What follows belongs to an exercise in optimizing a design on an open flow for small area and a short achievable clock period; a production flow would make more cautious choices.
In this exercise RTL edits were held to simulation tests only and were not proved equivalent to the original.
Some runs may be left out. An edit can pass the tests and still lose a function that they never use.

==> design.v <==
module SortTen (clk,
 in0, in1, in2, in3, in4, in5, in6, in7, in8, in9,
 out0, out1, out2, out3, out4, out5, out6, out7, out8, out9);
 input clk;
 input [31:0] in0, in1, in2, in3, in4, in5, in6, in7, in8, in9;
 output reg [31:0] out0, out1, out2, out3, out4, out5, out6, out7, out8, out9;
 reg [31:0] a0, a1, a2, a3, a4, a5, a6, a7, a8, a9;
 always @(posedge clk) begin
  a0 <= in0; a1 <= in1; a2 <= in2; a3 <= in3; a4 <= in4;
  a5 <= in5; a6 <= in6; a7 <= in7; a8 <= in8; a9 <= in9;
 end
 wire [31:0] lo0, hi0;
 cas c0 (.a(a0), .b(a8), .lo(lo0), .hi(hi0));   
 wire [31:0] lo1, hi1;
 cas c1 (.a(a1), .b(a9), .lo(lo1), .hi(hi1));   
 wire [31:0] lo2, hi2;
 cas c2 (.a(a2), .b(a7), .lo(lo2), .hi(hi2));   
 wire [31:0] lo3, hi3;
 cas c3 (.a(a3), .b(a5), .lo(lo3), .hi(hi3));   
 wire [31:0] lo4, hi4;
 cas c4 (.a(a4), .b(a6), .lo(lo4), .hi(hi4));   
 wire [31:0] lo5, hi5;
 cas c5 (.a(lo0), .b(lo2), .lo(lo5), .hi(hi5));   
 wire [31:0] lo6, hi6;
 cas c6 (.a(lo1), .b(lo4), .lo(lo6), .hi(hi6));   
 wire [31:0] lo7, hi7;
 cas c7 (.a(hi3), .b(hi0), .lo(lo7), .hi(hi7));   
 wire [31:0] lo8, hi8;
 cas c8 (.a(hi2), .b(hi1), .lo(lo8), .hi(hi8));   
 wire [31:0] lo9, hi9;
 cas c9 (.a(lo5), .b(lo3), .lo(lo9), .hi(hi9));   
 wire [31:0] lo10, hi10;
 cas c10 (.a(hi5), .b(hi6), .lo(lo10), .hi(hi10));   
 wire [31:0] lo11, hi11;
 cas c11 (.a(lo7), .b(lo8), .lo(lo11), .hi(hi11));   
 wire [31:0] lo12, hi12;
 cas c12 (.a(hi4), .b(hi8), .lo(lo12), .hi(hi12));   
 wire [31:0] lo13, hi13;
 cas c13 (.a(lo9), .b(lo6), .lo(lo13), .hi(hi13));   
 wire [31:0] lo14, hi14;
 cas c14 (.a(hi9), .b(lo12), .lo(lo14), .hi(hi14));   
 wire [31:0] lo15, hi15;
 cas c15 (.a(hi7), .b(hi12), .lo(lo15), .hi(hi15));   
 wire [31:0] lo16, hi16;
 cas c16 (.a(hi13), .b(lo11), .lo(lo16), .hi(hi16));   
 wire [31:0] lo17, hi17;
 cas c17 (.a(lo10), .b(lo14), .lo(lo17), .hi(hi17));   
 wire [31:0] lo18, hi18;
 cas c18 (.a(hi10), .b(lo15), .lo(lo18), .hi(hi18));   
 wire [31:0] lo19, hi19;
 cas c19 (.a(hi14), .b(hi11), .lo(lo19), .hi(hi19));   
 wire [31:0] lo20, hi20;
 cas c20 (.a(lo16), .b(lo17), .lo(lo20), .hi(hi20));   
 wire [31:0] lo21, hi21;
 cas c21 (.a(hi17), .b(hi16), .lo(lo21), .hi(hi21));   
 wire [31:0] lo22, hi22;
 cas c22 (.a(lo18), .b(lo19), .lo(lo22), .hi(hi22));   
 wire [31:0] lo23, hi23;
 cas c23 (.a(hi19), .b(hi18), .lo(lo23), .hi(hi23));   
 wire [31:0] lo24, hi24;
 cas c24 (.a(hi20), .b(lo21), .lo(lo24), .hi(hi24));   
 wire [31:0] lo25, hi25;
 cas c25 (.a(lo22), .b(hi21), .lo(lo25), .hi(hi25));   
 wire [31:0] lo26, hi26;
 cas c26 (.a(hi22), .b(lo23), .lo(lo26), .hi(hi26));   
 wire [31:0] lo27, hi27;
 cas c27 (.a(hi24), .b(lo25), .lo(lo27), .hi(hi27));   
 wire [31:0] lo28, hi28;
 cas c28 (.a(hi25), .b(lo26), .lo(lo28), .hi(hi28));   
 always @(posedge clk) begin
  out0 <= lo13; out1 <= lo20; out2 <= lo24; out3 <= lo27; out4 <= hi27;
  out5 <= lo28; out6 <= hi28; out7 <= hi26; out8 <= hi23; out9 <= hi15;
 end
endmodule
module cas (a, b, lo, hi);
 input [31:0] a, b;
 output [31:0] lo, hi;
 wire [32:0] gt, lt;
 assign gt[32] = 1'b0;
 assign lt[32] = 1'b0;
 genvar i;
 generate for (i = 31; i >= 0; i = i - 1) begin : g
  assign lo[i] = (a[i] | gt[i+1]) & (b[i] | lt[i+1]);
  assign hi[i] = (a[i] & ~lt[i+1]) | (b[i] & ~gt[i+1]);
  assign gt[i] = gt[i+1] | (a[i] & ~lo[i] & ~lt[i+1]);
  assign lt[i] = lt[i+1] | (b[i] & ~lo[i] & ~gt[i+1]);
 end endgenerate
endmodule
==> flow/run.sh <==
#!/bin/bash
# Own layout flow: the standard flow (standard.sh), with two changes:
#  - synthesis maps the logic with ABC for least area (flow/abc_area.script)
#    rather than least delay; registers and their names are the standard
#    synthesis's, only the combinational mapping differs;
#  - the port buffers are the smallest buffer, sky130_fd_sc_hd__buf_1.
# Each step's output goes to a log file of its own in this folder.
set -euo pipefail
W=$PWD
rm -rf "$W/scripts_area"
cp -r "$FLOW_HOME/scripts" "$W/scripts_area"
cp "$W/flow/abc_area.script" "$W/scripts_area/abc_area.script"
bash standard.sh SCRIPTS_DIR="$W/scripts_area" ABC_AREA=1 synth > "$W/synth.log" 2>&1
bash standard.sh ABC_AREA=1 "BUFFER_PORTS_ARGS=-buffer_cell sky130_fd_sc_hd__buf_1" > "$W/layout.log" 2>&1
==> flow/abc_area.script <==
strash
dc2
&get -n
&nf -a -R 1000
&put
topo
stime -c
==> standard.sh <==
#!/bin/bash
# synth_recipe.tcl (not shown) runs the flow's synth.tcl, then flattens the netlist and writes it again
# the make line also repeats each setting of config.mk as NAME=value (left out here)
make -C /OpenROAD-flow-scripts/flow DESIGN_CONFIG=/design/flow/config.mk WORK_HOME=/design/flow/orfs CLKGATE_MAP_FILE= SYNTH_SCRIPT=/design/flow/synth_recipe.tcl "${@:-finish}"
==> config.mk <==
export PLATFORM = sky130hd
export DESIGN_NAME = SortTen
export DESIGN_NICKNAME = SortTen
export VERILOG_FILES = /design/flow/design.v
export SDC_FILE = /design/flow/constraint.sdc
export NUM_CORES = 4
export LEC_CHECK = 0
export ABC_AREA = 1
export CAP_MARGIN = 20
export CORE_MARGIN = 2
export CORE_UTILIZATION = 55
export SLEW_MARGIN = 20
==> constraint.sdc <==
create_clock -name core_clock -period 110.0 [get_ports {clk}]
set_input_delay 22.0000 -clock core_clock [delete_from_list [all_inputs] [get_ports {clk}]]
set_output_delay 22.0000 -clock core_clock [all_outputs]
set_load 0.01 [all_outputs]
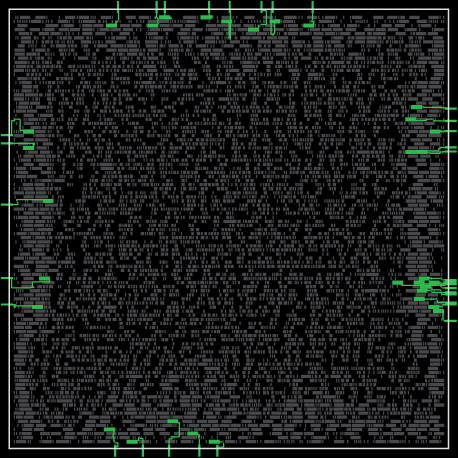
(run_1/io_fan.png)
Drawn at 1.5 px/µm.
| port | color | bits | direction | edge | end cells | buffers | wire |
|---|---|---|---|---|---|---|---|
| out1 | green | 32 | output | 14 right, 8 top, 5 left, 5 bottom | 32 | 32 | 559 µm |

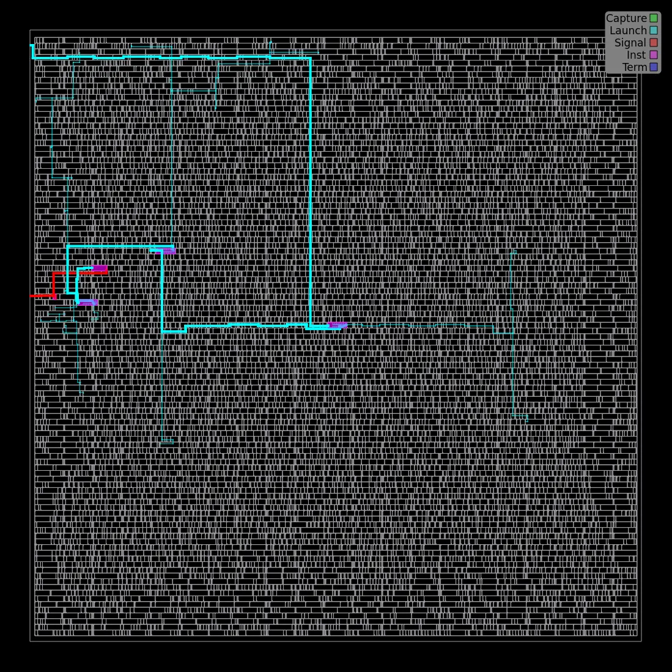
(run_1/worst_path.png)
Tmin final: 23.18 ns
total negative slack: 0 ns
final core occ: 62.5%
post-route setup slack: 86.82 ns
final std cells w/o fill: 8798

==> run_results.csv, run 1 <==
group,metric,value,unit
drt,vias,52717,
min_path,hold_path.class,"reg2reg",
clock_tree,cts-resized-gates,0,
sta,fin_crit_sh,21.1,%
drt,vias_per_cell,5.99,
finish,multi_input_area,31400,µm²
critical_path,r2r_setup_slack,92.11,ns
floorplan,die_area,85200,µm²
floorplan,die_y,292,µm
critical_path,path_delay_family,"flip-flops",
placed_design,hpwl,138000,µm
placed_design,dpl.cell_count,8681,
finish,n_all_inverters,370,
drt,initialDrtViolationCount,4661,
synthesis,async_flop_share,0,%
placed_design,portBuffers,640,
sta,finClkSkew,0.0326,ns
synthesis,synth_top_area_cell,"dfxtp_1",
finish,n_clock_buffer,84,
critical_path,path_max_fanout,1,
grt,grt-busiest-layer,"met2",
sta,setup_viol,0,
finish,area_dominant_class,"multi-input gates",
sta,final_hold_viol_count,0,
grt,antenna_found_initial,30,
grt,first_global_vias,44045,
sta,slew_viol_final,0,
synthesis,ys_warn_count,1,
finish,multi_input_area_share,61.1,%
clock_tree,cts_tree,"yes",
finish,nFillCells,7669,
synthesis,synth_common_cells,"nand2_1 (1150), nor2_1 (1054), a21oi_1 (786), o21ai_0 (714), dfxtp_1 (640)",
sta,slew_headroom,21.7,%
clock_tree,cts-root-buf,"clkbuf_16",
run_status,status,"complete, no violations",
sta,rsz0062_at_grt,"false",
sta,holdWs,0.685,ns
synthesis,synth_most_common_cell,"nand2_1",
finish,layout_commonest_cell,"nand2_1",
finish,drive_gt1_share,1.19,%
critical_path,worstRegToRegCells,65,
synthesis,synth_edf_count,0,
finish,seq_cell_count,640,
synthesis,synth_flop_cell,"dfxtp_1",
grt,use_met3,3.62,%
synthesis,syn_avg_cell_area,6.54,µm²
floorplan,initial_utilization,55.5,%
critical_path,cp.required,88.00,ns
synthesis,yosys-top-cells-area,"dfxtp_1 (28%), nand2_1 (9.5%), nor2_1 (8.7%)",
clock_tree,cts_buffer_depth,3,
finish,final-clk-cell-share,3.87,%
critical_path,crit_path_end,"out6[13]",
critical_path,crit_type,"reg2out",
clock_tree,htree_levels,2,
synthesis,ys_types,46,
synthesis,synthCells,6971,
synthesis,syn-num-nets,7292,
finish,regArea,12800,µm²
critical_path,timing.rr.end,"out5[0]",
critical_path,worstPathArrival,1.18,ns
finish,buf_share,4.68,%
grt,track_usage,35.9,%
clock_tree,cts-hold-fix-buffers,0,
synthesis,synth_area,45600,µm²
placed_design,gp_congestion,1.00,
critical_path,worst-path-stages,1,
floorplan,taps,1070,
finish,area_growth,12.6,%
drt,wl_per_cell,18.5,µm
clock_tree,cts.sinks,640,
finish,finish.net_count,7992,
floorplan,fp-row-count,105,
clock_tree,post_cts_buffers,0,
sta,max_freq,0.0431,GHz
critical_path,crit_start,"out6[13]",
critical_path,cpPeakStageDelay,0.36,ns
grt,met1_usage,47.8,%
finish,seq_area_share,25.0,%
clock_tree,cts.clk_slew.worst_paths,0.07,ns
drt,antenna_left,0,
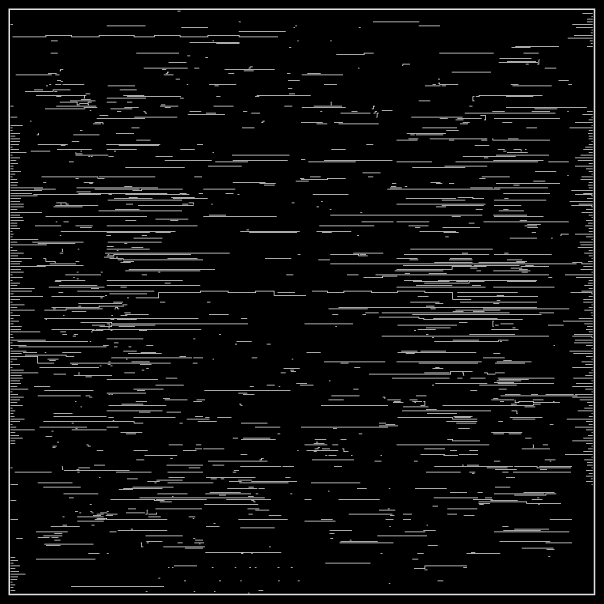
(run_1/layer_met3.png)
Drawn at 2 px/µm.
share of all routed wire: 7.8%
wire length on this layer: 12700 µm
main direction: horizontal

-- run 1: per-stage QoR --
stage / cell area, µm² / util (%) / worst slack, ns
final: 51300 / 62.5 / 86.82
after global routing: 51300 / 62.5 / 86.80
after CTS: 51300 / 62.5 / 86.81
after detailed placement: 49300 / 60.1 / 87.52
after global placement: 49300 / 60.1 / 87.55
after floorplan: 45600 / - / 87.67
-- run 1: how the worst min path moves through the flow --
stage	start	to	slack, ns	cells after the start
2_1_floorplan	a6[31]	out9[31]	0.58	2
3_5_place_dp	a5[31]	out0[31]	0.66	2
6_report	a5[31]	out0[31]	0.69	2
5_1_grt	a5[31]	out0[31]	0.73	2
3_3_place_gp	a5[31]	out0[31]	0.66	2
4_1_cts	a5[31]	out0[31]	0.68	2
-- run 1: kinds of logic (layout without fill, tap and decap cells) --
kind of cell | count (synthesis) | in the layout | share of synthesized area [%]
DFF | 640 | 640 | 28.1
other | 0 | 10 | 0
and+or+nand+nor | 3028 | 3028 | 29.2
buffers and inverters | 370 | 1117 | 3.05
AOI/OAI and AO/OA | 2933 | 2933 | 39.6
-- run 1: per-layer routing --
metal	part of all wire (%)	vias up
met4	4.5	10
met1	43	23839
met2	45	2111
met5	0.043	-
li1	-	26445
met3	7.8	312
==> run 2: changes to the inputs <==
--- a/config.mk
+++ b/config.mk
@@ -10,3 +10,5 @@
 export CORE_MARGIN = 2
 export CORE_UTILIZATION = 55
+export CTS_CLUSTER_DIAMETER = 100
+export CTS_CLUSTER_SIZE = 25
 export SLEW_MARGIN = 20
==> run 2 against run 1 <==
Critical path type unchanged; largest cell class unchanged; non-clock buffer count unchanged; worst hold slack improved by 0.00080 ns.
==> run_results.csv, run 2 <==
group,metric,value,unit
critical_path,r2r_setup_slack,92.03,ns
drt,routed_wirelength,161000,µm
finish,nFillCells,7870,
critical_path,cp.required,88.00,ns
synthesis,synth_top_area_cell,"dfxtp_1",
synthesis,ys_types,46,
grt,grt-busiest-layer,"met2",
critical_path,path_max_fanout,1,
floorplan,die_area,85200,µm²
finish,buf_share,4.80,%
synthesis,synth_top_area_share,28.1,%
critical_path,crit_start,"out3[10]",
sta,setup_viol,0,
synthesis,synth_area,45600,µm²
grt,track_usage,35.4,%
clock_tree,post_cts_buffers,0,
clock_tree,cts-resized-gates,0,
floorplan,core,82100,µm²
critical_path,path_delay_family,"flip-flops",
drt,vias_per_cell,5.99,
synthesis,ys_warn_count,1,
critical_path,worst-path-stages,1,
grt,use_met3,3.28,%
drt,initialDrtViolationCount,4425,
clock_tree,clk_latency,0.66,ns
placed_design,portBuffers,640,
synthesis,yosysSeqAreaShare,28.1,%
finish,area_growth,9.86,%
sta,final_hold_viol_count,0,
run_status,status,"complete, no violations",
synthesis,synthCells,6971,
critical_path,crit_type,"reg2out",
grt,met1_usage,47.6,%
critical_path,cp-end-kind,"output pin",
clock_tree,cts-hold-fix-buffers,0,
finish,drive_gt1_share,0.393,%
placed_design,gp_congestion,1.00,
synthesis,synth_flop_cell,"dfxtp_1",
synthesis,async_flop_share,0,%
critical_path,timing.rr.end,"out5[0]",
sta,finClkSkew,0.0387,ns
finish,multi_input_area,31400,µm²
critical_path,r2r-start,"a1[31]",
synthesis,synth_edf_count,0,
floorplan,die_y,292,µm
placed_design,dpl_cell_area,49300,µm²
finish,most-common-layout-cells,"nand2_1 (1150), nor2_1 (1054), a21oi_1 (786)",
critical_path,crit_path_end,"out3[10]",
critical_path,worstRegToRegCells,65,
sta,slew_viol_final,0,
critical_path,start_kind,"register",
clock_tree,cts-root-buf,"clkbuf_16",
synthesis,synth_common_cells,"nand2_1 (1150), nor2_1 (1054), a21oi_1 (786), o21ai_0 (714), dfxtp_1 (640)",
finish,finish.net_count,7963,
finish,fin_area,50100,µm²
sta,fin_crit_sh,21.1,%
finish,seq_area_share,25.6,%
grt,first_global_vias,43400,
finish,final-clk-cell-share,1.47,%
finish,seq_cell_count,640,
drt,vias,52191,
critical_path,crit_path_top_delay_cell,"dfxtp_1",
drt,wl_per_cell,18.5,µm
floorplan,fp-row-count,105,
placed_design,dpl.cell_count,8681,
sta,tightest_slew,1.23,ns
finish,n_clock_buffer,29,
drt,dr.pass1.iters,7,
drt,routed-wl-met2,73200,µm
clock_tree,numCtsBuffers,29,
sta,slew_headroom,17.5,%
finish,regArea,12800,µm²
floorplan,taps,1070,
clock_tree,htree_levels,1,
finish,multi_input_cells,5961,
finish,area_dominant_class,"multi-input gates",
finish,num-nonclk-buffers,640,
clock_tree,cts.clk_slew.worst_paths,0.09,ns
drt,wl_met3,11800,µm
clock_tree,cts_buffer_depth,3,
placed_design,hpwl,138000,µm
min_path,hold_path.class,"reg2reg",
grt,antenna_found_initial,17,
synthesis,synth_most_common_cell,"nand2_1",
finish,n_all_inverters,370,
drt,drc,0,
floorplan,dieWidth,292,µm
drt,wl_met1,70500,µm
critical_path,worstPathCellList,"buf_1",
sta,rsz0062_at_grt,"false",
floorplan,io_pins,641,
drt,dr.max_layer_used,"met5",
synthesis,syn-num-nets,7292,
clock_tree,cts.sinks,640,
min_path,min_from,"a5[31]",
clock_tree,cts_tree,"yes",
finish,layout_commonest_cell,"nand2_1",
sta,max_freq,0.0432,GHz
sta,setup-tns-final,0,ns
critical_path,worstPathArrival,1.17,ns
drt,antenna_left,0,
floorplan,initial_utilization,55.5,%
finish,multi_input_area_share,62.7,%
synthesis,syn_avg_cell_area,6.54,µm²
grt,grt.overflow.total,0,
synthesis,yosys-top-cells-area,"dfxtp_1 (28%), nand2_1 (9.5%), nor2_1 (8.7%)",
critical_path,cpPeakStageDelay,0.34,ns
-- run 2: cell families after synthesis --
group	Yosys count	share of synthesized area (%)
buffers and inverters	370	3.05
flip-flops	640	28.1
AO/OA/AOI/OAI	2933	39.6
AND/OR/NAND/NOR	3028	29.2
-- run 2: worst min path at each step --
stage,endpoint,slack (ns),cells after the start
final,out0[31],0.69,2
after global routing,out0[31],0.73,2
after global placement,out0[31],0.66,2
after detailed placement,out0[31],0.66,2
after CTS,out0[31],0.68,2
after floorplan,out9[31],0.58,2
-- run 2: stage by stage --
| stage | setup slack [ns] | util [%] | hold WS [ns] |
|---|---|---|---|
| after floorplan | 87.67 | - | 0.579 |
| after global placement | 87.55 | 60.1 | 0.663 |
| after detailed placement | 87.52 | 60.1 | 0.661 |
| after CTS | 86.82 | 61.0 | 0.685 |
| after global routing | 86.80 | 61.0 | 0.731 |
| final | 86.83 | 61.0 | 0.686 |
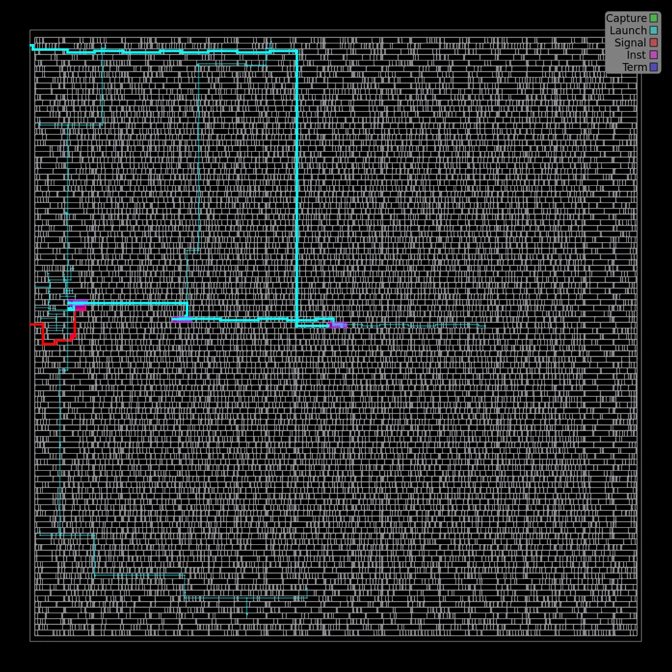
(run_2/worst_path.png)
post-route setup slack: 86.83 ns
final std cells w/o fill: 8717
Tmin final: 23.17 ns

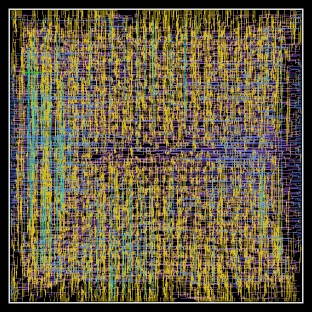
(run_2/wires.png)
Drawn at 1 px/µm.
| layer | color | wire length |
|---|---|---|
| metal 4 | cyan | 5990 µm |
| metal 3 | blue | 11800 µm |
| metal 1 | purple | 70.5 mm |
| metal 2 | yellow | 73.2 mm |
| metal 5 | green | 17.7 µm |

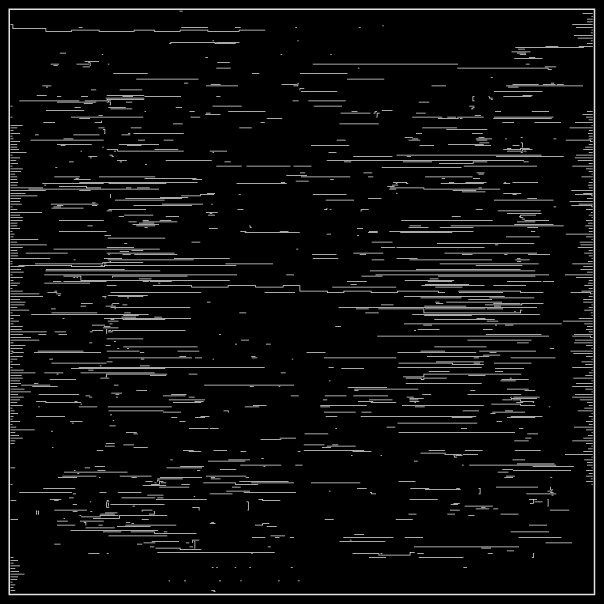
(run_2/layer_met3.png)
Drawn at 2 px/µm.
longest straight run: 98.9 µm
wire length on this layer: 11800 µm
nets with wire on the layer: 993

==> run 3: changes to the inputs <==
--- a/design.v
+++ b/design.v
@@ -83,6 +83,6 @@
   assign lo[i] = (a[i] | gt[i+1]) & (b[i] | lt[i+1]);
   assign hi[i] = (a[i] & ~lt[i+1]) | (b[i] & ~gt[i+1]);
-  assign gt[i] = gt[i+1] | (a[i] & ~lo[i] & ~lt[i+1]);
-  assign lt[i] = lt[i+1] | (b[i] & ~lo[i] & ~gt[i+1]);
+  assign gt[i] = gt[i+1] | (a[i] & ~b[i] & ~lt[i+1]);
+  assign lt[i] = lt[i+1] | (b[i] & ~a[i] & ~gt[i+1]);
  end endgenerate
 endmodule
==> flow/abc_area.script (replaced) <==
strash
&get -n
&dch
&nf -a -R 1000
&put
topo
stime -c
==> run 3 against run 2 <==
Cell area shrank 0.85%; synthesized cell count down 4.0%; worst hold slack improved by 0.049 ns; utilization up 0.65 points; flip-flop and latch count unchanged; area after synthesis down 1.9%; via count increased by 1.7%; count of clock-buffer cells in the layout increased by 10; critical path depth is the same; critical path type unchanged.
==> run_results.csv, run 3 <==
group,metric,value,unit
min_path,min_from,"a5[31]",
grt,grt-busiest-layer,"met2",
drt,antenna_left,0,
synthesis,synth_top_area_cell,"dfxtp_1",
clock_tree,cts_buffer_depth,3,
critical_path,crit_start,"out7[5]",
finish,drive_gt1_share,0.704,%
finish,regArea,12800,µm²
synthesis,async_flop_share,0,%
placed_design,gp_congestion,1.10,
clock_tree,clk_latency,0.63,ns
floorplan,die_area,83600,µm²
floorplan,io_pins,641,
grt,grt.overflow.total,0,
grt,antenna_found_initial,27,
critical_path,r2r-start,"a7[31]",
placed_design,hpwl,141000,µm
clock_tree,cts.clk_slew.worst_paths,0.09,ns
finish,most-common-layout-cells,"nand2_1 (1048), nor2_1 (934), a21oi_1 (739)",
critical_path,timing.rr.end,"out5[0]",
critical_path,worstPathCellList,"buf_1",
critical_path,crit_path_top_delay_cell,"dfxtp_1",
critical_path,path_max_fanout,1,
clock_tree,cts_tree,"yes",
min_path,hold_path.class,"reg2reg",
grt,use_met3,5.69,%
drt,routed_wirelength,168000,µm
sta,setup_viol,0,
placed_design,dpl_cell_area,48500,µm²
synthesis,synth_flop_cell,"dfxtp_1",
sta,slew_headroom,10.8,%
sta,holdWs,0.735,ns
floorplan,fp-row-count,104,
grt,first_global_vias,43704,
critical_path,cp.required,88.00,ns
critical_path,worstRegToRegCells,51,
critical_path,r2r_setup_slack,93.89,ns
drt,wl_met1,70200,µm
floorplan,die_y,289,µm
synthesis,syn_avg_cell_area,6.69,µm²
drt,initialDrtViolationCount,5043,
sta,finClkSkew,0.0399,ns
clock_tree,post_cts_buffers,0,
sta,final_hold_viol_count,0,
run_status,status,"complete, no violations",
clock_tree,htree_levels,2,
clock_tree,numCtsBuffers,36,
placed_design,place_ws,87.53,ns
drt,dr.max_layer_used,"met5",
run 3: logic make-up (layout without fill, tap and decap cells):
| group | count (synthesis) | in the layout | share of synthesized area [%] |
|---|---|---|---|
| other | 0 | 19 | 0 |
| buffers and inverters | 492 | 1184 | 4.13 |
| and+or+nand+nor | 2343 | 2343 | 21.4 |
| AOI/OAI and AO/OA | 3216 | 3216 | 45.8 |
| DFF | 640 | 640 | 28.6 |
run 3: worst min path at each step:
stage	end
after floorplan	out0[31]
after global placement	out0[31]
after detailed placement	out0[31]
after CTS	out0[31]
after global routing	out0[31]
final	out0[31]
run 3: layout make-up:
cell class / instances / share of cell area (%)
repair buffers: 641 / 4.85
clock buffers: 39 / 1.92
diodes: 19 / 0.0958
inverters: 492 / 3.72
well taps: 1060 / 2.67
clock inverters: 12 / 0.358
flip-flops and latches: 640 / 25.8
multi-input cells: 5559 / 60.6
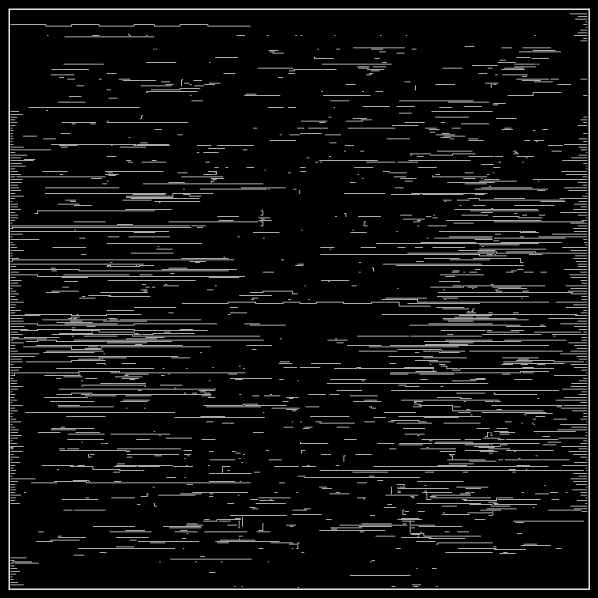
(run_3/layer_met3.png)
Drawn at 2 px/µm.
wire length on this layer: 15200 µm
longest straight run: 132 µm

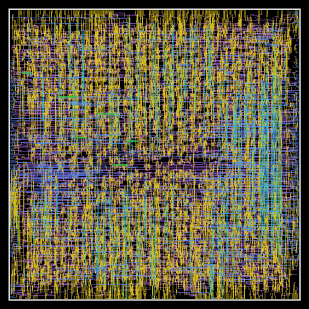
(run_3/wires.png)
Drawn at 1 px/µm.
| layer | color | wire length |
|---|---|---|
| metal 1 | purple | 70.2 mm |
| metal 4 | cyan | 10100 µm |
| metal 5 | green | 72.7 µm |
| metal 2 | yellow | 72.8 mm |
| metal 3 | blue | 15200 µm |

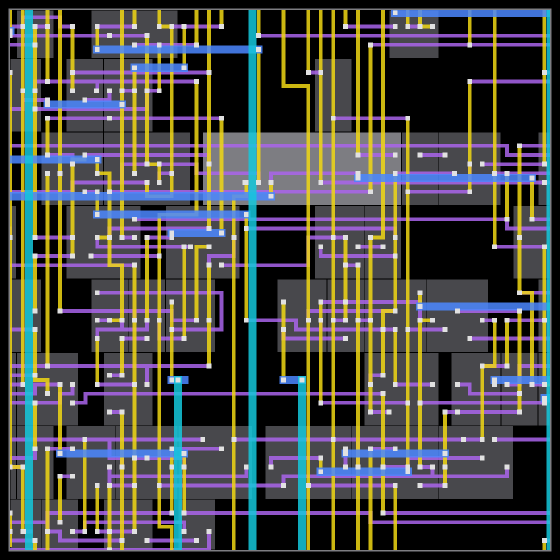
(run_3/detail.png)
Window x 135 to 155, y 77 to 97 µm. Cells in gray, sequential cells in the stronger gray; small squares are vias.
| layer | color |
|---|---|
| metal 2 | yellow |
| metal 4 | cyan |
| metal 3 | blue |
| metal 1 | purple |
netlist names of flops here include: a6 (1)
most frequent: a21oi_1 (8), nor2_1 (7), a31oi_1 (6)
sequential cells in the window: 1
cells with their middle in the window: 39

==> run 4: changes to the inputs <==
==> flow/abc_area.script (replaced) <==
strash
amap
topo
stime -c
==> run 4 against run 3 <==
Highest routed layer unchanged; via count up 0.22%; first-iteration DRC count up 7.4%; critical endpoint is now out8[10]; clock skew down 0.011 ns; die area down 3.8%; still clean on timing, DRC and antenna.
==> run_results.csv, run 4 <==
group,metric,value,unit
floorplan,die_area,80400,µm²
placed_design,hpwl,140000,µm
synthesis,ys_warn_count,1,
min_path,hold_path.class,"reg2reg",
sta,holdWs,0.643,ns
clock_tree,cts_tree,"yes",
placed_design,place_ws,87.52,ns
grt,grt_pass1_wl,240000,µm
finish,area_dominant_class,"multi-input gates",
critical_path,r2r-start,"a7[31]",
floorplan,io_pins,641,
critical_path,cpPeakStageDelay,0.34,ns
critical_path,worstPathArrival,1.16,ns
floorplan,taps,1040,
critical_path,path_delay_family,"flip-flops",
min_path,min_to,"out0[31]",
finish,num_antenna_cells,6,
sta,rsz0062_at_grt,"false",
finish,buf_share,5.05,%
floorplan,initial_utilization,55.5,%
synthesis,async_flop_share,0,%
clock_tree,cts.clk_slew.worst_paths,0.09,ns
grt,grt.overflow.total,0,
finish,seq_cell_count,640,
min_path,hold_depth,4,
finish,regArea,12800,µm²
sta,finClkSkew,0.0287,ns
grt,first_global_vias,43997,
synthesis,synth_common_cells,"o31ai_1 (855), nand2_1 (832), a31oi_1 (831), o21ai_0 (806), nor2_1 (780)",
floorplan,die_y,284,µm
clock_tree,htree_levels,1,
critical_path,timing.rr.end,"out3[0]",
critical_path,crit_path_top_delay_cell,"dfxtp_1",
floorplan,fp-row-count,102,
clock_tree,cts_buffer_depth,3,
drt,initialDrtViolationCount,5418,
min_path,min_from,"a3[31]",
drt,wl_per_cell,20.4,µm
clock_tree,post_cts_buffers,0,
sta,setup_viol,0,
finish,multi_input_area_share,58.1,%
critical_path,r2r_setup_slack,90.19,ns
synthesis,synth_top_area_cell,"dfxtp_1",
finish,postLayoutCoreUtil,61.4,%
finish,final-clk-cell-share,1.77,%
clock_tree,clk_latency,0.66,ns
critical_path,crit_type,"reg2out",
placed_design,portBuffers,640,
synthesis,synth_flop_cell,"dfxtp_1",
critical_path,worstRegToRegCells,74,
critical_path,path_max_fanout,1,
finish,n_all_inverters,679,
finish,drive_gt1_share,0.517,%
synthesis,synth_most_common_cell,"o31ai_1",
critical_path,crit_start,"out8[10]",
drt,antenna_left,0,
finish,most-common-layout-cells,"o31ai_1 (853), nand2_1 (832), a31oi_1 (831)",
placed_design,gp_congestion,1.00,
finish,num-nonclk-buffers,640,
finish,layout_commonest_cell,"o31ai_1",
critical_path,cp.required,88.00,ns
finish,nFillCells,7424,
clock_tree,cts-root-buf,"clkbuf_16",
grt,antenna_found_initial,25,
sta,final_hold_viol_count,0,
drt,vias,53172,
synthesis,synth-seq-cells,640,
sta,slew_headroom,19.9,%
finish,seq_area_share,26.9,%
finish,fin_area,47600,µm²
critical_path,worstPathCellList,"buf_1",
drt,routed_wirelength,167000,µm
run_status,status,"complete, no violations",
finish,n_clock_buffer,31,
finish,multi_input_cells,5156,
grt,grt_max_degree,26,
placed_design,dpl_cell_area,46700,µm²
finish,area_growth,10.6,%
critical_path,cp-end-kind,"output pin",
synthesis,syn_avg_cell_area,6.64,µm²
clock_tree,numCtsBuffers,30,
==> run 4: cell count changes in the layout (fill, tap and decap cells not counted), sizes merged, moves of 73 or more <==
cell    previous run  this run
a31o             170        24
a31oi            516       831
clkinv           497       680
nand2           1048       832
nand3             74         1
nor2             934       780
o21ai            684       806
o31a             226         0
o31ai            373       855
==> run 4: metal layers <==
metal / GRT usage [%] / wire (µm) / up-vias
met5: 0 / 128 / -
met4: 21.4 / 10800 / 20
met3: 5.40 / 14300 / 478
met2: 67.1 / 78200 / 2348
met1: 44.2 / 63500 / 24364
li1: - / - / 25962
==> run 4: cell families (layout without fill, tap and decap cells) <==
kind of cell | count (synthesis) | after routing | share of synthesized area [%]
AO/OA/AOI/OAI | 3539 | 3539 | 50.1
AND/OR/NAND/NOR | 1617 | 1617 | 14.1
buffers and inverters | 679 | 1354 | 5.93
flip-flops | 640 | 640 | 29.8
other | 0 | 6 | 0
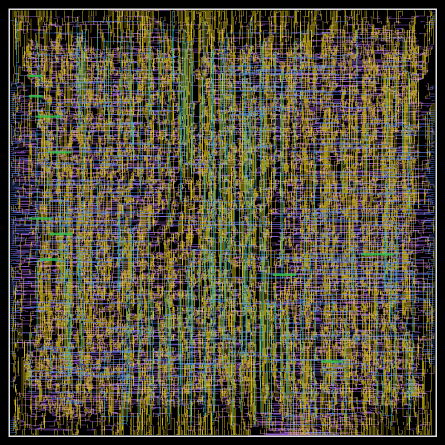
(run_4/wires.png)
Drawn at 1.5 px/µm.
| layer | color | wire length |
|---|---|---|
| metal 5 | green | 129 µm |
| metal 4 | cyan | 10800 µm |
| metal 1 | purple | 63.5 mm |
| metal 3 | blue | 14300 µm |
| metal 2 | yellow | 78.2 mm |

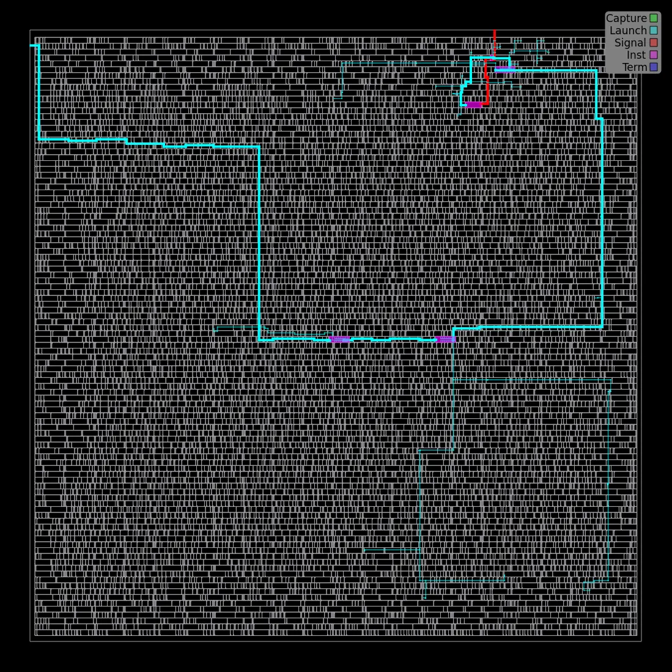
(run_4/worst_path.png)
post-route setup slack: 86.84 ns
Tmin final: 23.16 ns

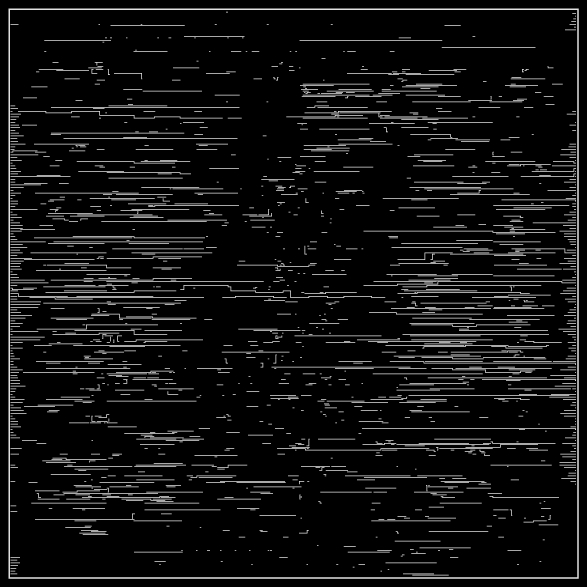
(run_4/layer_met3.png)
Drawn at 2 px/µm.
share of all routed wire: 8.5%
longest straight run: 107 µm
main direction: horizontal
nets with wire on the layer: 1178
wire length on this layer: 14300 µm

--- run 5 (changed files replaced; the others as in run 4) ---
==> design.v <==
module SortTen (clk,
 in0, in1, in2, in3, in4, in5, in6, in7, in8, in9,
 out0, out1, out2, out3, out4, out5, out6, out7, out8, out9);
 input clk;
 input [31:0] in0, in1, in2, in3, in4, in5, in6, in7, in8, in9;
 output reg [31:0] out0, out1, out2, out3, out4, out5, out6, out7, out8, out9;
 reg [31:0] a0, a1, a2, a3, a4, a5, a6, a7, a8, a9;
 always @(posedge clk) begin
  a0 <= in0; a1 <= in1; a2 <= in2; a3 <= in3; a4 <= in4;
  a5 <= in5; a6 <= in6; a7 <= in7; a8 <= in8; a9 <= in9;
 end
 wire [31:0] w0 = a0 ^ 32'haaaaaaaa;
 wire [31:0] w1 = a1 ^ 32'haaaaaaaa;
 wire [31:0] w2 = a2 ^ 32'haaaaaaaa;
 wire [31:0] w3 = a3 ^ 32'haaaaaaaa;
 wire [31:0] w4 = a4 ^ 32'haaaaaaaa;
 wire [31:0] w5 = a5 ^ 32'haaaaaaaa;
 wire [31:0] w6 = a6 ^ 32'haaaaaaaa;
 wire [31:0] w7 = a7 ^ 32'haaaaaaaa;
 wire [31:0] w8 = a8 ^ 32'haaaaaaaa;
 wire [31:0] w9 = a9 ^ 32'haaaaaaaa;
 wire [31:0] lo0, hi0;
 casw #(.P(0)) c0 (.a(w0), .b(w8), .lo(lo0), .hi(hi0));   
 wire [31:0] lo1, hi1;
 casw #(.P(0)) c1 (.a(w1), .b(w9), .lo(lo1), .hi(hi1));   
 wire [31:0] lo2, hi2;
 casw #(.P(0)) c2 (.a(w2), .b(w7), .lo(lo2), .hi(hi2));   
 wire [31:0] lo3, hi3;
 casw #(.P(0)) c3 (.a(w3), .b(w5), .lo(lo3), .hi(hi3));   
 wire [31:0] lo4, hi4;
 casw #(.P(0)) c4 (.a(w4), .b(w6), .lo(lo4), .hi(hi4));   
 wire [31:0] lo5, hi5;
 casw #(.P(1)) c5 (.a(lo0), .b(lo2), .lo(lo5), .hi(hi5));   
 wire [31:0] lo6, hi6;
 casw #(.P(1)) c6 (.a(lo1), .b(lo4), .lo(lo6), .hi(hi6));   
 wire [31:0] lo7, hi7;
 casw #(.P(0)) c7 (.a(hi3), .b(hi0), .lo(lo7), .hi(hi7));   
 wire [31:0] lo8, hi8;
 casw #(.P(0)) c8 (.a(hi2), .b(hi1), .lo(lo8), .hi(hi8));   
 wire [31:0] f9 = ~lo5;
 wire [31:0] lo9, hi9;
 casw #(.P(1)) c9 (.a(f9), .b(lo3), .lo(lo9), .hi(hi9));   
 wire [31:0] lo10, hi10;
 casw #(.P(1)) c10 (.a(hi5), .b(hi6), .lo(lo10), .hi(hi10));   
 wire [31:0] lo11, hi11;
 casw #(.P(1)) c11 (.a(lo7), .b(lo8), .lo(lo11), .hi(hi11));   
 wire [31:0] lo12, hi12;
 casw #(.P(0)) c12 (.a(hi4), .b(hi8), .lo(lo12), .hi(hi12));   
 wire [31:0] lo13, hi13;
 casw #(.P(0)) c13 (.a(lo9), .b(lo6), .lo(lo13), .hi(hi13));   
 wire [31:0] lo14, hi14;
 casw #(.P(1)) c14 (.a(hi9), .b(lo12), .lo(lo14), .hi(hi14));   
 wire [31:0] lo15, hi15;
 casw #(.P(0)) c15 (.a(hi7), .b(hi12), .lo(lo15), .hi(hi15));   
 wire [31:0] lo16, hi16;
 casw #(.P(0)) c16 (.a(hi13), .b(lo11), .lo(lo16), .hi(hi16));   
 wire [31:0] lo17, hi17;
 casw #(.P(0)) c17 (.a(lo10), .b(lo14), .lo(lo17), .hi(hi17));   
 wire [31:0] lo18, hi18;
 casw #(.P(1)) c18 (.a(hi10), .b(lo15), .lo(lo18), .hi(hi18));   
 wire [31:0] lo19, hi19;
 casw #(.P(1)) c19 (.a(hi14), .b(hi11), .lo(lo19), .hi(hi19));   
 wire [31:0] lo20, hi20;
 casw #(.P(1)) c20 (.a(lo16), .b(lo17), .lo(lo20), .hi(hi20));   
 wire [31:0] lo21, hi21;
 casw #(.P(0)) c21 (.a(hi17), .b(hi16), .lo(lo21), .hi(hi21));   
 wire [31:0] lo22, hi22;
 casw #(.P(0)) c22 (.a(lo18), .b(lo19), .lo(lo22), .hi(hi22));   
 wire [31:0] lo23, hi23;
 casw #(.P(1)) c23 (.a(hi19), .b(hi18), .lo(lo23), .hi(hi23));   
 wire [31:0] lo24, hi24;
 casw #(.P(1)) c24 (.a(hi20), .b(lo21), .lo(lo24), .hi(hi24));   
 wire [31:0] f25 = ~lo22;
 wire [31:0] lo25, hi25;
 casw #(.P(0)) c25 (.a(f25), .b(hi21), .lo(lo25), .hi(hi25));   
 wire [31:0] lo26, hi26;
 casw #(.P(0)) c26 (.a(hi22), .b(lo23), .lo(lo26), .hi(hi26));   
 wire [31:0] lo27, hi27;
 casw #(.P(1)) c27 (.a(hi24), .b(lo25), .lo(lo27), .hi(hi27));   
 wire [31:0] f28 = ~hi25;
 wire [31:0] lo28, hi28;
 casw #(.P(1)) c28 (.a(f28), .b(lo26), .lo(lo28), .hi(hi28));   
 always @(posedge clk) begin
  out0 <= lo13 ^ 32'h55555555;
  out1 <= lo20 ^ 32'haaaaaaaa;
  out2 <= lo24 ^ 32'haaaaaaaa;
  out3 <= lo27 ^ 32'haaaaaaaa;
  out4 <= hi27 ^ 32'h55555555;
  out5 <= lo28 ^ 32'haaaaaaaa;
  out6 <= hi28 ^ 32'h55555555;
  out7 <= hi26 ^ 32'haaaaaaaa;
  out8 <= hi23 ^ 32'h55555555;
  out9 <= hi15 ^ 32'haaaaaaaa;
 end
endmodule
module casw (a, b, lo, hi);
 parameter P = 0;
 input [31:0] a, b;
 output [31:0] lo, hi;
 wire [31:0] g, l;
 genvar i;
 generate for (i = 31; i >= 0; i = i - 1) begin : bt
  if (i == 31 && (i % 2) == P) begin : top_t
   cas_t0 u (.a(a[i]), .b(b[i]), .nlo(lo[i]), .hi(hi[i]), .ngo(g[i]), .nlo_s(l[i]));
  end else if (i == 31) begin : top_n
   cas_n0 u (.na(a[i]), .nb(b[i]), .lo(lo[i]), .nhi(hi[i]), .go(g[i]), .lo_s(l[i]));
  end else if (i == 0 && (i % 2) == P) begin : end_t
   cas_te u (.a(a[i]), .b(b[i]), .g(g[i+1]), .l(l[i+1]), .nlo(lo[i]), .hi(hi[i]));
  end else if (i == 0) begin : end_n
   cas_ne u (.na(a[i]), .nb(b[i]), .ng(g[i+1]), .nl(l[i+1]), .lo(lo[i]), .nhi(hi[i]));
  end else if ((i % 2) == P) begin : t
   cas_t u (.a(a[i]), .b(b[i]), .g(g[i+1]), .l(l[i+1]), .nlo(lo[i]), .hi(hi[i]), .ngo(g[i]), .nlo_s(l[i]));
  end else begin : n
   cas_n u (.na(a[i]), .nb(b[i]), .ng(g[i+1]), .nl(l[i+1]), .lo(lo[i]), .nhi(hi[i]), .go(g[i]), .lo_s(l[i]));
  end
 end endgenerate
endmodule
module cas_t (a, b, g, l, nlo, hi, ngo, nlo_s);
 input a, b, g, l;
 output nlo, hi, ngo, nlo_s;
 assign nlo = ~((a | g) & (b | l));
 assign hi = (a & b) | ((a | b) & nlo);
 assign ngo = ~(g | (a & nlo));
 assign nlo_s = ~(l | (b & nlo));
endmodule
module cas_n (na, nb, ng, nl, lo, nhi, go, lo_s);
 input na, nb, ng, nl;
 output lo, nhi, go, lo_s;
 assign lo = ~((na & ng) | (nb & nl));
 assign nhi = (na & nb) | ((na | nb) & lo);
 assign go = ~((na | lo) & ng);
 assign lo_s = ~((nb | lo) & nl);
endmodule
module cas_t0 (a, b, nlo, hi, ngo, nlo_s);
 input a, b;
 output nlo, hi, ngo, nlo_s;
 assign nlo = ~(a & b);
 assign hi = a | b;
 assign ngo = ~(a & nlo);
 assign nlo_s = ~(b & nlo);
endmodule
module cas_n0 (na, nb, lo, nhi, go, lo_s);
 input na, nb;
 output lo, nhi, go, lo_s;
 assign lo = ~(na | nb);
 assign nhi = na & nb;
 assign go = ~(na | lo);
 assign lo_s = ~(nb | lo);
endmodule
module cas_te (a, b, g, l, nlo, hi);
 input a, b, g, l;
 output nlo, hi;
 assign nlo = ~((a | g) & (b | l));
 assign hi = (a & b) | ((a | b) & nlo);
endmodule
module cas_ne (na, nb, ng, nl, lo, nhi);
 input na, nb, ng, nl;
 output lo, nhi;
 assign lo = ~((na & ng) | (nb & nl));
 assign nhi = (na & nb) | ((na | nb) & lo);
endmodule
==> flow/run.sh <==
#!/bin/bash
# Own layout flow: the standard flow (standard.sh), with two changes:
#  - synthesis maps the logic with ABC for least area (flow/abc_area.script:
#    strash; map -a), module by module (SYNTH_HIERARCHICAL 1, flattened after)
#    rather than least delay; registers and their names are the standard
#    synthesis's, only the combinational mapping differs;
#  - the port buffers are the smallest buffer, sky130_fd_sc_hd__buf_1.
# Each step's output goes to a log file of its own in this folder.
set -euo pipefail
W=$PWD
rm -rf "$W/scripts_area"
cp -r "$FLOW_HOME/scripts" "$W/scripts_area"
cp "$W/flow/abc_area.script" "$W/scripts_area/abc_area.script"
bash standard.sh SCRIPTS_DIR="$W/scripts_area" ABC_AREA=1 synth > "$W/synth.log" 2>&1
bash standard.sh ABC_AREA=1 "BUFFER_PORTS_ARGS=-buffer_cell sky130_fd_sc_hd__buf_1" > "$W/layout.log" 2>&1
==> flow/abc_area.script <==
strash
map -a
topo
stime -c
==> config.mk <==
export PLATFORM = sky130hd
export DESIGN_NAME = SortTen
export DESIGN_NICKNAME = SortTen
export VERILOG_FILES = /design/flow/design.v
export SDC_FILE = /design/flow/constraint.sdc
export NUM_CORES = 4
export LEC_CHECK = 0
export ABC_AREA = 1
export CAP_MARGIN = 20
export CORE_MARGIN = 2
export CORE_UTILIZATION = 55
export SLEW_MARGIN = 20
export SYNTH_HIERARCHICAL = 1
==> run 5 against run 4 <==
Utilization increased by 2.7 points; clock skew shrank 0.010 ns; count of clock-buffer cells in the layout rose by 54; critical endpoint is now out6[0]; first-iteration DRC count decreased by 2.0%.
==> run_results.csv, run 5 <==
group,metric,value,unit
run_status,status,"complete, no violations",
critical_path,crit_path_top_delay_cell,"o22ai_1",
finish,multi_input_cells,3654,
finish,nFillCells,6294,
clock_tree,post_cts_buffers,0,
clock_tree,cts-root-buf,"clkbuf_16",
synthesis,synth_top_area_cell,"dfxtp_1",
clock_tree,cts_buffer_depth,3,
critical_path,worstPathArrival,27.78,ns
critical_path,worstRegToRegCells,79,
clock_tree,cts.clk_slew.worst_paths,0.06,ns
drt,routed_wirelength,144000,µm
sta,setup_viol,0,
grt,antenna_found_initial,10,
placed_design,hpwl,121000,µm
synthesis,ys_warn_count,7,
drt,wl_per_cell,22.2,µm
drt,initialDrtViolationCount,5310,
critical_path,crit_start,"a7[31]",
grt,first_global_vias,35233,
finish,drive_gt1_share,2.22,%
critical_path,r2r-start,"a7[31]",
grt,grt_max_degree,16,
finish,fin_area,44900,µm²
drt,dr.max_layer_used,"met5",
finish,area_growth,15.4,%
floorplan,taps,940,
grt,met1_usage,58.1,%
floorplan,initial_utilization,55.6,%
critical_path,cp.required,110.53,ns
clock_tree,htree_levels,3,
sta,setup_slack,82.74,ns
critical_path,path_max_fanout,6,
sta,holdWs,0.651,ns
drt,antenna_left,0,
sta,rsz0062_at_grt,"false",
critical_path,cp-end-kind,"register",
grt,use_met2,50.4,%
[run 5: changes by cell type after synthesis, moves of 205 or more]
cell,before,now
maj3_1,0,899
o31ai_1,855,0
a22oi_1,135,448
a31oi_1,831,0
o22ai_1,190,451
nor2_1,780,64
clkinv_1,679,474
nand2_1,832,52
[run 5: Yosys stat by module (local to each module, per instance), excerpt]
module   times used  flops+latches  area [µm²]  cells inside
SortTen           1            640       14400          1056
cas_n0           16              0        22.5             6
cas_ne           13              0        17.5             2
cas_t           435              0        26.3             4
cas_t0           13              0        22.5             6
cas_te           16              0        16.3             2
[run 5: kinds of logic after synthesis]
kind of cell | after synthesis | share of synthesized area (%)
simple gates | 116 | 1.12
fa+ha+maj | 899 | 23.1
buf+inv | 474 | 4.57
compound gates | 2639 | 38.3
flops | 640 | 32.9
[run 5: worst min path at each step]
stage | slack, ns | end | depth (start not counted) | start
global placement | 0.63 | out0[31] | 4 | a4[31]
global route | 0.71 | out0[31] | 4 | a4[31]
finish | 0.65 | out0[31] | 4 | a4[31]
CTS | 0.65 | out0[31] | 4 | a1[31]
detailed placement | 0.64 | out0[31] | 4 | a6[31]
floorplan | 0.57 | out0[31] | 4 | a3[31]
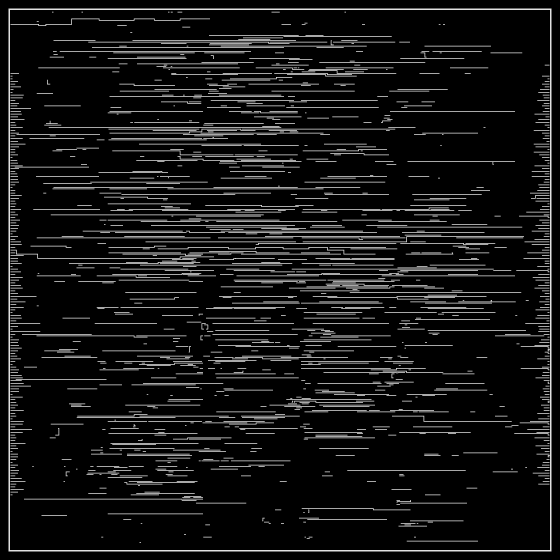
(run_5/layer_met3.png)
Drawn at 2 px/µm.
share of all routed wire: 11%
longest straight run: 116 µm
main direction: horizontal

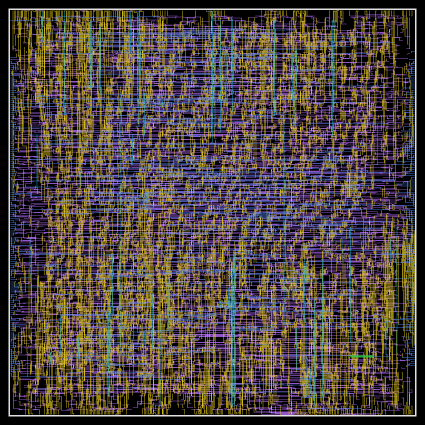
(run_5/wires.png)
Drawn at 1.5 px/µm.
| layer | color | wire length |
|---|---|---|
| metal 2 | yellow | 55.5 mm |
| metal 1 | purple | 67.9 mm |
| metal 4 | cyan | 3750 µm |
| metal 3 | blue | 16500 µm |
| metal 5 | green | 13.8 µm |

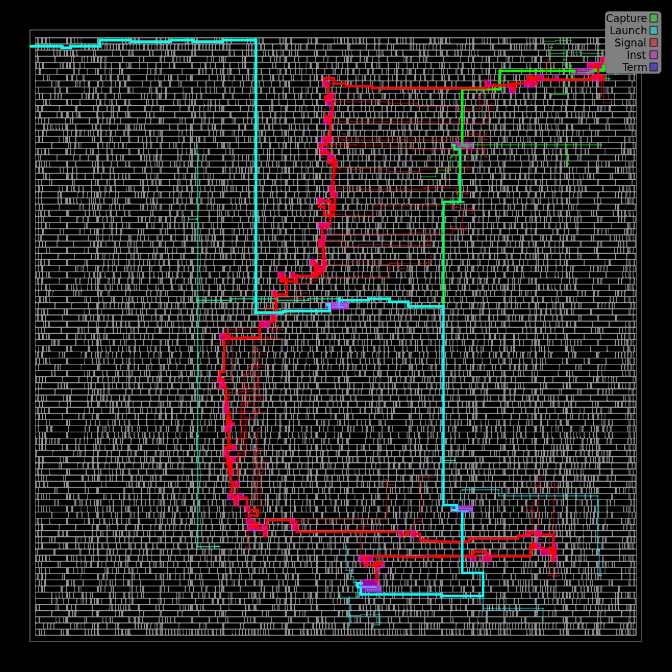
(run_5/worst_path.png)
final std cells w/o fill: 6485
Tmin final: 27.26 ns
final core occ: 64.1%

## afterwards: timing with drivers on the ports
The results above use ideal ports. As a check the final layouts listed here were re-extracted and re-timed, cells and wires unchanged. Step 1 (the two cells are an assumption about what drives the block):
set clk [get_ports {clk}]
set_driving_cell -lib_cell sky130_fd_sc_hd__clkbuf_16 $clk
set_driving_cell -lib_cell sky130_fd_sc_hd__buf_2 [delete_from_list [all_inputs] $clk]
Step 2 adds t to the input delays and takes it off the output delays; t is the mean of the earliest and latest rising clock arrival at the registers after step 1. Input paths then give back, and output paths get back, about the clock's delay inside the block. Three values: ideal, step 1, step 2; two values: the first two.
| run | t (ns) | setup slack, ns | worst setup path at the end | latest minus earliest clock arrival (ns) | slew at the worst register clock pin (ns) |
|---|---|---|---|---|---|
| run 1 | 0.706 | 86.823 / 86.753 / 87.460 | register to output | 0.033 / 0.033 | 0.07 / 0.07 |
| run 2 | 0.710 | 86.832 / 86.759 / 87.470 | register to output | 0.039 / 0.039 | 0.10 / 0.10 |
| run 3 | 0.678 | 86.877 / 86.805 / 87.483 | register to output | 0.041 / 0.041 | 0.10 / 0.10 |
| run 4 | 0.724 | 86.836 / 86.763 / 87.487 | register to output | 0.030 / 0.030 | 0.11 / 0.11 |
| run 5 | 0.698 | 82.744 / 82.744 / 82.744 | register to register | 0.019 / 0.019 | 0.08 / 0.08 |
After both steps setup and hold are still met in every run listed.
